This design comes from an exercise in tuning for small area on the open sky130 flow, not from production work. The RTL was checked by simulation tests, not by an equivalence proof against the original design. No activity file was given, so power comes from the tool's default toggle rates.

## design/flow/run.sh

```bash
#!/bin/bash
# synth_recipe.tcl (not shown) runs the flow's synth.tcl, then flattens the netlist and writes it again
# the make line also repeats each setting of config.mk as NAME=value (left out here)
make -C /OpenROAD-flow-scripts/flow DESIGN_CONFIG=/design/flow/config.mk WORK_HOME=/design/flow/orfs CLKGATE_MAP_FILE= SYNTH_SCRIPT=/design/flow/synth_recipe.tcl finish
```

## design/flow/config.mk

```make
export PLATFORM = sky130hd
export DESIGN_NAME = master_top
export DESIGN_NICKNAME = master_top
export VERILOG_FILES = /design/flow/design.v
export SDC_FILE = /design/flow/constraint.sdc
export NUM_CORES = 4
export LEC_CHECK = 0
export CAP_MARGIN = 20
export CORE_MARGIN = 2
export CORE_UTILIZATION = 40
export PLACE_DENSITY = 0.6
export SLEW_MARGIN = 20
```

## design/flow/constraint.sdc

```tcl
create_clock -name core_clock -period 8.0 [get_ports {clk}]
set_input_delay 1.6000 -clock core_clock [delete_from_list [all_inputs] [get_ports {clk}]]
set_output_delay 1.6000 -clock core_clock [all_outputs]
set_load 0.01 [all_outputs]
```

## design/flow/design.v

```verilog
module s_axi_reg #(
    parameter DATA_WIDTH = 32,
    parameter ADDR_WIDTH = 32,
    parameter BRAM_QUANTITY = 6,
    parameter INTERNAL_ADDR_RANGE = 128,
    parameter ADDR_QUANTITY = 4
) (
    output logic [DATA_WIDTH * BRAM_QUANTITY - 1:0] m_bram_o,
    input                           clk,
    input                           areset,
    input  logic [ADDR_WIDTH - 1:0] awaddr_i,
    input  logic                    awvalid_i,
    output logic                    awready_o,
    input  logic [DATA_WIDTH - 1:0] wdata_i,
    input  logic [             3:0] wstrb_i,
    input  logic                    wvalid_i,
    output logic                    wready_o,
    input  logic [ADDR_WIDTH - 1:0] araddr_i,
    input  logic                    arvalid_i,
    output logic                    arready_o,
    output logic [DATA_WIDTH - 1:0] rdata_o,
    output logic                    rvalid_o,
    input  logic                    rready_i,
    output logic [             1:0] bresp_o,
    output logic                    bvalid_o,
    input  logic                    bready_i,
    input  logic [2:0] master_status_i,
    output logic       status_read_o,
    output logic       master_start_o
);
  logic [DATA_WIDTH - 1:0] BRAM[0 : BRAM_QUANTITY - 1];
  generate
    for (genvar j = 0; j < BRAM_QUANTITY; j++) begin : g_bram_o
      assign m_bram_o[j*DATA_WIDTH +: DATA_WIDTH] = BRAM[j];
    end
  endgenerate
  logic [ADDR_WIDTH - 1:0] write_addr;
  logic [ADDR_WIDTH - 1:0] read_addr;
  logic [DATA_WIDTH - 1:0] wdata_ff;
  logic [DATA_WIDTH - 1:0] rdata_ff;
  logic [             3:0] wstrb_ff;
  logic                    has_addr;
  logic                    has_data;
  logic                    awrite_handshake;
  logic                    write_handshake;
  logic                    resp_handshake;
  logic                    aread_handshake;
  logic                    read_handshake;
  logic                    awcorrect;
  logic                    can_write;
  logic [ADDR_WIDTH - 1:0] write_addr_index;
  assign awrite_handshake = awvalid_i && awready_o;
  assign aread_handshake = arvalid_i && arready_o;
  assign write_handshake = wvalid_i && wready_o;
  assign read_handshake = rvalid_o && rready_i;
  assign awcorrect = write_addr < BRAM_QUANTITY - 1;
  assign write_addr_index = write_addr;
  assign can_write = has_addr && has_data && awcorrect;
  assign rdata_o = rdata_ff;
  always_ff @(posedge clk or negedge areset) begin
    if (~areset) begin
      master_start_o <= '0;
    end else begin
      if (resp_handshake && write_addr == 0 && wdata_ff == 1) begin
        master_start_o <= 1;
      end
      if (master_start_o == 1) begin
        master_start_o <= 0;
      end
    end
  end
  always_ff @(posedge clk or negedge areset) begin
    if (~areset) begin
      awready_o <= 1;
    end else begin
      if (awrite_handshake) begin
        awready_o <= 0;
      end
      if (resp_handshake) begin
        awready_o <= 1;
      end
    end
  end
  always_ff @(posedge clk or negedge areset) begin
    if (~areset) begin
      arready_o <= 1;
    end else begin
      if (aread_handshake) begin
        arready_o <= 0;
      end
      if (read_handshake) begin
        arready_o <= 1;
      end
    end
  end
  always_ff @(posedge clk or negedge areset) begin
    if (~areset) begin
      write_addr <= 0;
    end else begin
      if(awrite_handshake) begin
        write_addr <= (awaddr_i[ADDR_QUANTITY * 4:0] >> 2);
      end
    end
  end
  assign read_addr = (araddr_i[ADDR_QUANTITY * 4:0] >> 2);
  always_ff @(posedge clk or negedge areset) begin
    if (~areset) begin
      wready_o <= 1;
    end else begin
      if (write_handshake) begin
        wready_o <= 0;
      end
      if (resp_handshake) begin
        wready_o <= 1;
      end
    end
  end
  always_ff @(posedge clk or negedge areset) begin
    if (~areset) begin
      rvalid_o <= 0;
    end else begin
      if (aread_handshake) begin
        rvalid_o <= 1;
      end
      if (read_handshake) begin
        rvalid_o <= 0;
      end
    end
  end
  always_ff @(posedge clk or negedge areset) begin
    if (~areset) begin
      wdata_ff <= 0;
      wstrb_ff <= 0;
    end else begin
      if (write_handshake) begin
        wdata_ff <= wdata_i;
        wstrb_ff <= wstrb_i;
      end
    end
  end
  generate
    for (genvar i = 0; i < BRAM_QUANTITY; i++) begin : g_bram
      always_ff @(posedge clk or negedge areset) begin
        if (~areset) begin
          BRAM[i] <= 0;
        end else begin
          if (can_write && write_addr_index == i) begin
            if (wstrb_ff[0] == 1) BRAM[i][7:0] <= wdata_ff[7:0];
            if (wstrb_ff[1] == 1) BRAM[i][(8*1)+7:(8*1)] <= wdata_ff[(8*1)+7:(8*1)];
            if (wstrb_ff[2] == 1) BRAM[i][(8*2)+7:(8*2)] <= wdata_ff[(8*2)+7:(8*2)];
            if (wstrb_ff[3] == 1) BRAM[i][(8*3)+7:(8*3)] <= wdata_ff[(8*3)+7:(8*3)];
          end
        end
      end
    end
  endgenerate
  always_ff @(posedge clk or negedge areset) begin
    if (~areset) begin
      rdata_ff <= 0;
    end else begin
      if (aread_handshake) begin
        rdata_ff <= read_addr < BRAM_QUANTITY - 1 ? BRAM[read_addr[2:0]] : DATA_WIDTH'(master_status_i);
      end
    end
  end
  assign status_read_o = aread_handshake && read_addr >= BRAM_QUANTITY - 1 ? 1 : 0;
  assign resp_handshake = bvalid_o && bready_i;
  always_ff @(posedge clk or negedge areset) begin
    if (~areset) begin
      bvalid_o <= 0;
    end else begin
      if (has_addr && has_data) begin
        bvalid_o <= 1;
      end
      if (resp_handshake) begin
        bvalid_o <= 0;
      end
    end
  end
  always_ff @(posedge clk or negedge areset) begin
    if (~areset) begin
      bresp_o <= 0;
    end else begin
      if (has_addr) begin
        bresp_o <= awcorrect ? 0 : 2;
      end
      if (resp_handshake) begin
        bresp_o <= 0;
      end
    end
  end
  always_ff @(posedge clk or negedge areset) begin
    if (~areset) begin
      has_addr <= 0;
    end else begin
      if (awrite_handshake) begin
        has_addr <= 1;
      end
      if (resp_handshake) begin
        has_addr <= 0;
      end
    end
  end
  always_ff @(posedge clk or negedge areset) begin
    if (~areset) begin
      has_data <= 0;
    end else begin
      if (write_handshake) begin
        has_data <= 1;
      end
      if (resp_handshake) begin
        has_data <= 0;
      end
    end
  end
endmodule
module m_axi_reg #(
    parameter DATA_WIDTH = 32,
    parameter ADDR_WIDTH = 32,
    parameter BRAM_QUANTITY = 6,
    parameter AWSIZE = (DATA_WIDTH >> 3)
) (
    input                           clk,
    input                           areset,
    input  logic [DATA_WIDTH * BRAM_QUANTITY - 1:0] bram_i,
    output logic [             3:0] awid_o,
    output logic [             7:0] awlen_o,
    output logic [             2:0] awsize_o,
    output logic [             1:0] awburst_o,
    output logic [ADDR_WIDTH - 1:0] awaddr_o,
    output logic                    awvalid_o,
    input  logic                    awready_i,
    output logic [             3:0] wid_o,
    output logic [DATA_WIDTH - 1:0] wdata_o,
    output logic [             3:0] wstrb_o,
    output logic                    wlast_o,
    output logic                    wvalid_o,
    input  logic                    wready_i,
    input  logic [             3:0] bid_i,
    input  logic [             1:0] bresp_i,
    input  logic                    bvalid_i,
    output logic                    bready_o,
    output logic [             2:0] master_status_o,
    input  logic                    status_read_i,
    input  logic                    master_start_i
);
  logic [DATA_WIDTH - 1:0]             current_burst_cnt;
  logic [DATA_WIDTH - 1:0]             burst_len;
  logic [             3:0] awid_ff;
  localparam ENABLED = 0, ADDR_W_0 = 1, ADDR_W_1 = 2, LENGTH = 3, INCR_STEP = 4, BTYPE = 5, STATUS = 6;
  logic [DATA_WIDTH - 1:0] BRAM [0 : BRAM_QUANTITY - 1];
  generate
    for (genvar j = 0; j < BRAM_QUANTITY; j++) begin : g_bram_i
      assign BRAM[j] = bram_i[j*DATA_WIDTH +: DATA_WIDTH];
    end
  endgenerate
  logic                     awrite_handshake;
  logic                     write_handshake;
  logic                     response_handshake;
  logic                     is_last_burst;
  logic [DATA_WIDTH - 1:0]  counter_ff;
  logic                     start_transaction;
  logic                     making_transaction;
  logic                     burst_processing;
  logic                     finished_transaction;
  logic                     enabled_last;
  assign awrite_handshake = awvalid_o && awready_i;
  assign write_handshake = wvalid_o && wready_i;
  assign response_handshake = bvalid_i && bready_o;
  assign is_last_burst = current_burst_cnt + 1 >= burst_len;
  assign awid_o = awid_ff;
  assign wid_o = awid_ff;
  always_ff @(posedge clk or negedge areset) begin
    if (~areset) begin
      master_status_o <= '0;
    end else begin
      if(status_read_i) begin
        master_status_o <= '0;
      end
      if(response_handshake) begin
        master_status_o <= { 1'b1, bresp_i };
      end
    end
  end
  always_ff @(posedge clk or negedge areset) begin
    if (~areset) begin
      awid_ff <= '0;
    end else begin
      if(finished_transaction) begin
        awid_ff <= awid_ff + 1;
      end
    end
  end
  assign start_transaction = master_start_i;
  always_ff @(posedge clk or negedge areset) begin
    if (~areset) begin
      making_transaction <= '0;
    end else begin
      if(start_transaction) begin
        making_transaction <= 1;
      end
      if(response_handshake) begin
        making_transaction <= 0;
      end
    end
  end
  always_ff @(posedge clk or negedge areset) begin
    if (~areset) begin
      finished_transaction <= '0;
    end else begin
      if(finished_transaction) begin
        finished_transaction <= 0;
      end
      if(response_handshake) begin
        finished_transaction <= 1;
      end
    end
  end
  always_ff @(posedge clk or negedge areset) begin
    if (~areset) begin
      burst_processing <= 0;
    end else begin
      if(awrite_handshake) begin
        burst_processing <= 1;
      end
      if(wlast_o && write_handshake) begin
        burst_processing <= 0;
      end
    end
  end
  always_ff @(posedge clk or negedge areset) begin
    if (~areset) begin
      awvalid_o <= '0;
    end else begin
      if(start_transaction && !making_transaction) begin
        awvalid_o <= 1;
      end
      if(awrite_handshake) begin
        awvalid_o <= 0;
      end
    end
  end
  assign awaddr_o = ADDR_WIDTH'({ BRAM[ADDR_W_1], BRAM[ADDR_W_0] });
  always_ff @(posedge clk or negedge areset) begin
    if (~areset) begin
      wvalid_o <= '0;
    end else begin
      if(burst_processing && !wvalid_o) 
        wvalid_o <= 1;
      if(write_handshake) 
        wvalid_o <= 0;
    end
  end
  always_ff @(posedge clk or negedge areset) begin
    if (~areset) begin
      wdata_o <= '0;
      wstrb_o <= '1;
    end else begin
      if(awrite_handshake) begin
        wdata_o <= counter_ff;
      end
      if(burst_processing && write_handshake) begin
        wdata_o <= counter_ff + BRAM[INCR_STEP];
      end
    end
  end
  always_ff @(posedge clk or negedge areset) begin
    if (~areset) begin
      bready_o <= '0;
    end else begin
      if(awrite_handshake) begin
        bready_o <= 1;
      end
      if(response_handshake) begin
        bready_o <= 0;
      end
    end
  end
  always_ff @(posedge clk or negedge areset) begin
    if (~areset) begin
      awburst_o <= 0;
      awsize_o <= 'b010;
    end else begin
      if(start_transaction)
      begin
        awburst_o <= 2'b01;
        awsize_o <= 3'b010;
      end
    end
  end
  always_ff @(posedge clk or negedge areset) begin
    if (~areset) begin
      awlen_o <= 0;
    end else begin
      if(start_transaction) begin
        awlen_o <= 8'((BRAM[LENGTH] / AWSIZE) - 1);
      end
    end
  end
  assign wlast_o = is_last_burst;
  assign burst_len = DATA_WIDTH'(awlen_o) + 1;
  always_ff @(posedge clk or negedge areset) begin
    if (~areset) begin
      current_burst_cnt <= 0;
    end else begin
      if(start_transaction && !making_transaction) begin
        current_burst_cnt <= 0;
      end
      if(burst_processing && write_handshake) begin
        if(is_last_burst) 
          current_burst_cnt <= 0;
        else 
          current_burst_cnt <= current_burst_cnt + 1;
      end
    end
  end
  always_ff @(posedge clk or negedge areset) begin
    if (~areset) begin
      counter_ff <= '0;
    end else begin
      if(burst_processing && write_handshake) begin
        counter_ff <= counter_ff + BRAM[INCR_STEP];
      end
      if(finished_transaction) begin
        counter_ff <= '0;
      end
    end
  end
endmodule
module master_top#(
    parameter DATA_WIDTH = 32,
    parameter ADDR_WIDTH = 32,
    parameter BRAM_QUANTITY = 6,
    parameter INTERNAL_ADDR_RANGE = 128
)(
    input                           clk,
    input                           areset,
    input  logic [             3:0] awid_i,
    input  logic [ADDR_WIDTH - 1:0] awaddr_i,
    input  logic                    awvalid_i,
    output logic                    awready_o,
    input  logic [             3:0] wid_i,
    input  logic [DATA_WIDTH - 1:0] wdata_i,
    input  logic [             3:0] wstrb_i,
    input  logic                    wlast_i,
    input  logic                    wvalid_i,
    output logic                    wready_o,
    input  logic [             3:0] arid_i,
    input  logic [ADDR_WIDTH - 1:0] araddr_i,
    input  logic                    arvalid_i,
    output logic                    arready_o,
    output logic [             3:0] rid_o,
    output logic [DATA_WIDTH - 1:0] rdata_o,
    output logic                    rlast_o,
    output logic                    rvalid_o,
    input  logic                    rready_i,
    output logic [             3:0] bid_o,
    output logic [             1:0] bresp_o,
    output logic                    bvalid_o,
    input  logic                    bready_i,
    output logic [             3:0] m_awid_o,
    output logic [             7:0] m_awlen_o,
    output logic [             2:0] m_awsize_o,
    output logic [             1:0] m_awburst_o,
    output logic [ADDR_WIDTH - 1:0] m_awaddr_o,
    output logic                    m_awvalid_o,
    input  logic                    m_awready_i,
    output logic [             3:0] m_wid_o,
    output logic [DATA_WIDTH - 1:0] m_wdata_o,
    output logic [             3:0] m_wstrb_o,
    output logic                    m_wlast_o,
    output logic                    m_wvalid_o,
    input  logic                    m_wready_i,
    input  logic [             3:0] m_bid_i,
    input  logic [             1:0] m_bresp_i,
    input  logic                    m_bvalid_i,
    output logic                    m_bready_o
);
wire [DATA_WIDTH * BRAM_QUANTITY - 1:0] m_bram;
assign rid_o   = 4'd0;
assign bid_o   = 4'd0;
assign rlast_o = 1'b1;
wire [             2:0] master_status;
wire                    master_start;
wire                    status_read;
s_axi_reg #(
    .DATA_WIDTH (DATA_WIDTH),
    .ADDR_WIDTH (ADDR_WIDTH),
    .BRAM_QUANTITY (BRAM_QUANTITY),
    .INTERNAL_ADDR_RANGE (INTERNAL_ADDR_RANGE)
) axi_slave_0
(
    .clk            (clk),
    .areset         (areset),
    .m_bram_o       (m_bram),
    .awaddr_i       (awaddr_i),
    .awvalid_i      (awvalid_i),
    .awready_o      (awready_o),
    .wdata_i        (wdata_i),
    .wstrb_i        (wstrb_i),
    .wvalid_i       (wvalid_i),
    .wready_o       (wready_o),
    .bresp_o        (bresp_o),
    .bvalid_o       (bvalid_o),
    .araddr_i       (araddr_i),
    .arvalid_i      (arvalid_i),
    .rready_i       (rready_i),
    .bready_i       (bready_i),
    .arready_o      (arready_o),
    .rvalid_o       (rvalid_o),
    .rdata_o        (rdata_o),
    .master_status_i(master_status),
    .status_read_o  (status_read),
    .master_start_o (master_start)
);
m_axi_reg #(
    .DATA_WIDTH (DATA_WIDTH),
    .ADDR_WIDTH (ADDR_WIDTH),
    .BRAM_QUANTITY (BRAM_QUANTITY)
) axi_master_0
(
    .clk            (clk),
    .areset         (areset),
    .bram_i         (m_bram),
    .awid_o         (m_awid_o),
    .awlen_o        (m_awlen_o),
    .awsize_o       (m_awsize_o),
    .awburst_o      (m_awburst_o),
    .awaddr_o       (m_awaddr_o),
    .awvalid_o      (m_awvalid_o),
    .awready_i      (m_awready_i),
    .wid_o          (m_wid_o),
    .wdata_o        (m_wdata_o),
    .wstrb_o        (m_wstrb_o),
    .wlast_o        (m_wlast_o),
    .wvalid_o       (m_wvalid_o),
    .wready_i       (m_wready_i),
    .bid_i          (m_bid_i),
    .bresp_i        (m_bresp_i),
    .bvalid_i       (m_bvalid_i),
    .bready_o       (m_bready_o),
    .master_status_o(master_status),
    .status_read_i  (status_read),
    .master_start_i (master_start)
);
endmodule
```

==> reports/metrics.cfg <==
[sta]
slew_viol_final = 0
fin_crit_sh_pct = 72.5
slew_headroom_pct = 27.3
worst_hold_slack_ns = 0.375
rsz0062_at_grt = false
tightest_slew_ns = 1.09
period_minus_slack_ns = 5.80
setup_viol = 0
worst_slack_ns = 2.20
hold_viol = 0

[synthesis]
yosysSeqAreaShare_pct = 52.1
synth_compound_area_share_pct = 12.7
avgSynthCellArea_um2 = 11.1
ys_types = 75
synth.most_common_cell = dfrtp_1
yosys_warnings = 4
yosysTopAreaCell = dfrtp_1
synth_top_family_by_area = multiplexers
syn_inst = 1743
ys_ff_latch = 402
netlist_area_mm2 = 0.0193
synth_common_cells = 399 x dfrtp_1, 216 x mux2_2, 159 x nand2_1
yosys.area_share.simple_pct = 9.89
synth_xor_area_share_pct = 2.54
synth-edff-count = 0
synth_top_area_share_pct = 51.7
ys_async_sr_fraction_pct = 100
synthMuxAreaShare_pct = 16.0
synthTopCellsByArea = dfrtp_1 52%, mux2_2 13%, a21oi_1 3.4%

[die]
ioPinCount = 270
fp.coreArea_mm2 = 0.0477
rows = 80
initial_utilization_pct = 40.5
fp.dieH_um = 224
die_area_mm2 = 0.0501

[global_route]
grt_max_degree = 185
grt_pass1_vias = 14061
antenna_found_initial = 2
grt.overflow.total = 0
grt.total_usage_pct = 20.6

[hold_path]
hold_path_depth = 0
hold_path_end = axi_slave_0.BRAM[5][0]
min_from = axi_slave_0.BRAM[5][0]
min_path_type = flip-flop to flip-flop

[clock_tree]
cts_max_level = 2
cts_tree = yes
cts_buffers = 44
cts.path.max_buffers = 3
hold_buffers = 0
clkLatencyLatePin_ns = 0.59
root_buffer = clkbuf_16
cts.clk_slew.worst_paths_ns = 0.06
cts_resized = 0
cts_setup_buffers = 0

[place]
hpwl_mm = 35.7
postPlaceCellArea_mm2 = 0.0216
dp_slack_ns = 2.79
place_inst = 2456
portBuffers = 200

[finish]
diodes = 0
layout-drive-gt1-share_pct = 17.1
fin_nets = 2061
layout_common_cells = 399 x dfrtp_1, 216 x mux2_2, 197 x clkdlybuf4s50_1
instances_no_fill = 2535
final_common_cell = dfrtp_1
area_growth_pct = 19.6

[power]
p_total_mw = 5.23
power.density_mw_per_mm2 = 226
p_leak_nw = 10.9
ir_worst_vdd_mv = 0.197

[critical_path]
path_class = flip-flop to primary output
path_max_fanout = 10
ff2ff_setup_slack_ns = 4.49
required_ns = 6.40
slowest_stage = clkdlybuf4s50_1
cp-end-kind = primary output
critPathBufInv = 1
r2r-start = axi_master_0.current_burst_cnt[2]
crit_path_start_kind = flip-flop
max_stage_delay_ns = 0.51
reg2reg_to = axi_master_0.current_burst_cnt[2]
path_cells = and3_2, and3_1, nand2_1, xnor2_1, ha_1, a21o_1, a21oi_1, o2111ai_1, nor4_1, o211ai_1, or3_1, clkdlybuf4s50_1

[detailed_routing]
drcViolationCount = 0
finalWirelength_mm = 51.8
num_vias = 13953
drtIter0Drc = 869
first_pass_iters = 5
viasPerCell = 5.50
antenna_left = 0

[run]
drv_cap = 0

[run_status]
status = complete, no violations

[report_power, final]
group          internal, mW  switching, mW
clock network          1.20          0.845
logic                 0.336          0.283
registers              2.24          0.321
[registers in the layout (all words and copies together), names as in the netlist, 3 cells and up]
signal                          count
axi_slave_0.write_addr             15
axi_master_0.master_status_o        3
axi_master_0.counter_ff            32
axi_slave_0.wstrb_ff                4
axi_slave_0.rdata_ff               32
axi_slave_0.wdata_ff               32
axi_master_0.awlen_o                8
axi_master_0.awid_ff                4
axi_master_0.wdata_o               32
axi_slave_0.BRAM                  192
axi_master_0.current_burst_cnt     32
[worst max path at each step]
stage           endpoint  depth (start not counted)                         startpoint  slack, ns
3_5_place_dp   m_wlast_o                         12  axi_master_0.current_burst_cnt[2]       2.79
3_3_place_gp   m_wlast_o                         12  axi_master_0.current_burst_cnt[2]       2.79
6_report       m_wlast_o                         12  axi_master_0.current_burst_cnt[2]       2.20
5_1_grt        m_wlast_o                         12  axi_master_0.current_burst_cnt[2]       1.88
4_1_cts        m_wlast_o                         12  axi_master_0.current_burst_cnt[2]       2.14
2_1_floorplan  m_wlast_o                         12  axi_master_0.current_burst_cnt[2]       3.73
[logic make-up (layout without fill, tap and decap cells)]
logic type / count (synthesis) / count (layout)
XOR/XNOR: 56 / 56
AO/OA/AOI/OAI: 395 / 395
buffers and inverters: 163 / 324
flip-flops: 402 / 402
other: 2 / 18
multiplexers: 281 / 281
adder cells (fa/ha/maj): 45 / 45
AND/OR/NAND/NOR: 399 / 399
[routing by layer]
layer	global-route usage (%)	part of all wire, %	vias to the layer above
met5	0	0	-
met4	6.45	2.3	0
met3	3.38	5.1	70
met2	33.2	47	358
met1	28.5	46	6942
li1	-	-	6583
[area by class of cell]
type	instances	area, um2
fillers	4379	24600
flip-flops and latches	402	10100
multi-input cells	1194	8590
repair buffers	214	2110
clock buffers	65	1270
well taps	615	769
clock inverters	14	178
inverters	31	116
[worst reg2reg max path: stages (launching register included)]
cell	delay [ns]
dfrtp_1	0.46
and3_2	0.24
and3_1	0.40
nand2_1	0.12
xnor2_1	0.21
ha_1	0.28
a21o_1	0.18
a21oi_1	0.19
o2111ai_1	0.12
nor4_1	0.23
o211ai_1	0.24
nor4_4	0.57
a22o_1	0.22
**Congestion heat map**

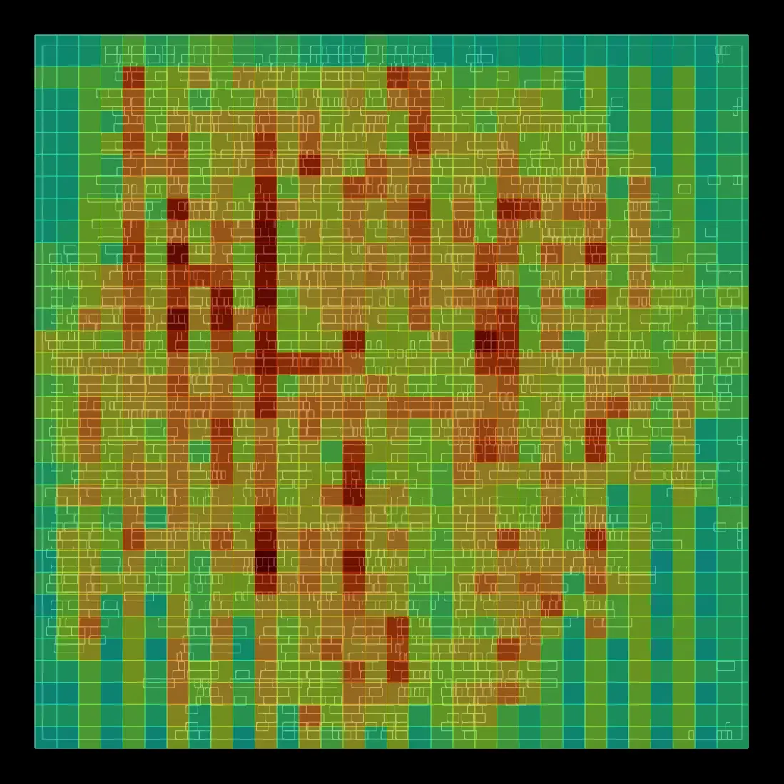
GRT busiest layer: met2
M1 GR Usage: 28.5%
GRT met3 Usage: 3.38%
met2 Use GR: 33.2%
Finished Core Util: 48.4%

**Wires at chosen ports, followed through buffers**

Drawn at 2 px/um.
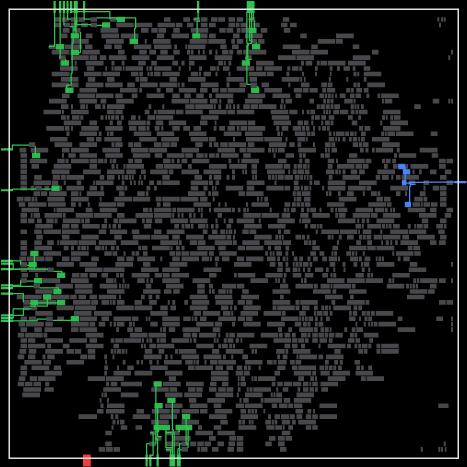
legend:
  green:
    port: wdata_i
    direction: input
    edge: 13 top, 11 left, 8 bottom
    end_cells: 32
    wire: 744 um
  red:
    port: awid_i
    direction: input
    edge: bottom
    end_cells: 0
  blue:
    port: m_wready_i
    direction: input
    edge: right
    end_cells: 4
    wire: 55.3 um

**Sizing map**

Drawn at 2 px/um.
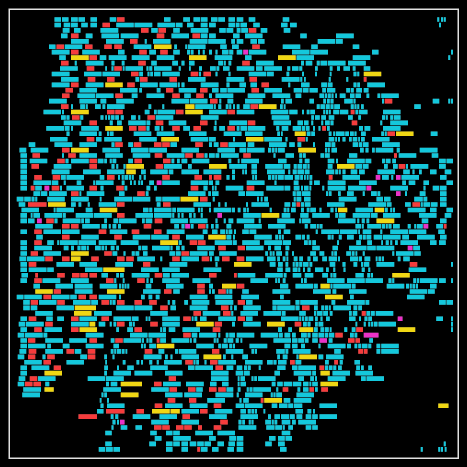
legend:
  magenta:
    size: _3 and _4 cells
    cells: 16
    share: 0.83%
  cyan:
    size: _0 and _1 cells
    cells: 1592
    share: 83%
  red:
    size: _2 cells
    cells: 251
    share: 13%
  yellow:
    size: _6 and larger
    cells: 61
    share: 3.2%

**Clock nets**

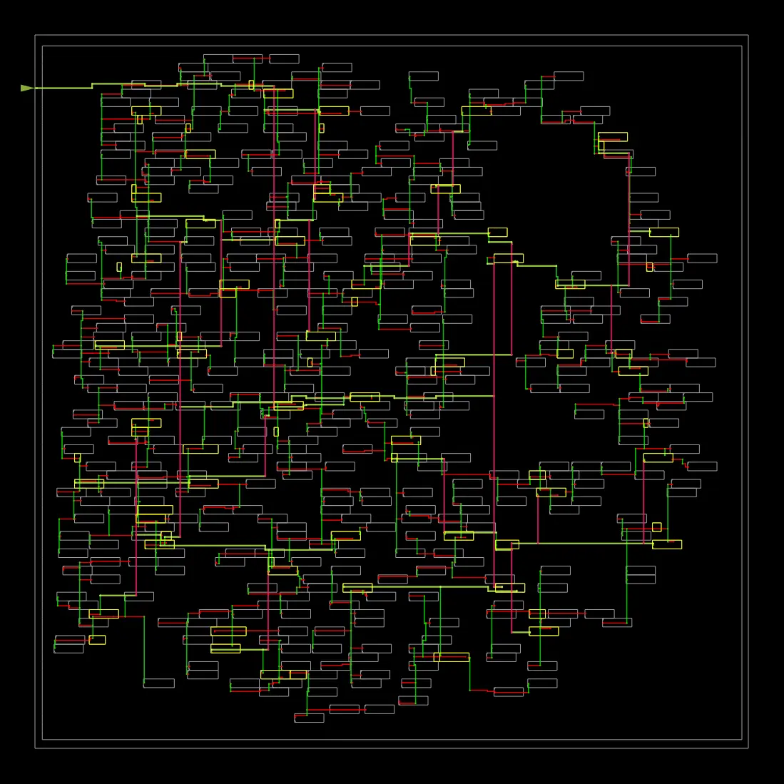
Final Skew: 0.0124 ns
clock buf count: 65
clock sink total: 402
clk pwr: 2.05 mW

**Wiring heat map**

Drawn at 1.5 px/um. 22 x 22 tiles, from dark purple (low) to yellow (high), scaled to the fullest tile. Values are wire area over tile area, all layers added.
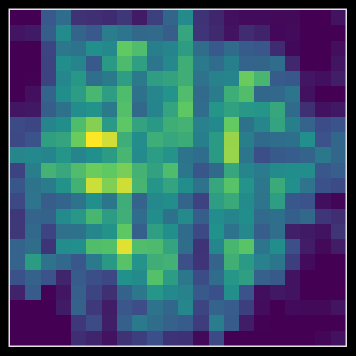
tiles over half the peak: 24%
mean over tiles: 0.16
fullest tile: 0.48
emptiest ninth of the die: lower right

[re-timing with driven ports]
The flow's constraints put no driver on any port. The routed layout listed below was extracted and timed again, unchanged, in two steps.
Step 1 (the two cells are an assumption about what drives the block):
set clk [get_ports {clk}]
set_driving_cell -lib_cell sky130_fd_sc_hd__clkbuf_16 $clk
set_driving_cell -lib_cell sky130_fd_sc_hd__buf_2 [delete_from_list [all_inputs] $clk]
Step 2 times the ports against the registers' clock, not the clock port: input delays grow and output delays shrink by t, the midpoint of the rising clock arrivals with the driver on.
Slacks: ideal / step 1 / step 2; pairs: ideal / step 1.
t, ns: 0.643
slack for setup (ns): 2.198 / 2.137 / 2.780
latest minus earliest clock arrival (ns): 0.015 / 0.015
worst data-port slew with drivers (ns): 0.05
After both steps this run still meets setup and hold. For this run, drivers alone change the setup slack by -0.061 ns; drivers and shift together by +0.582 ns.
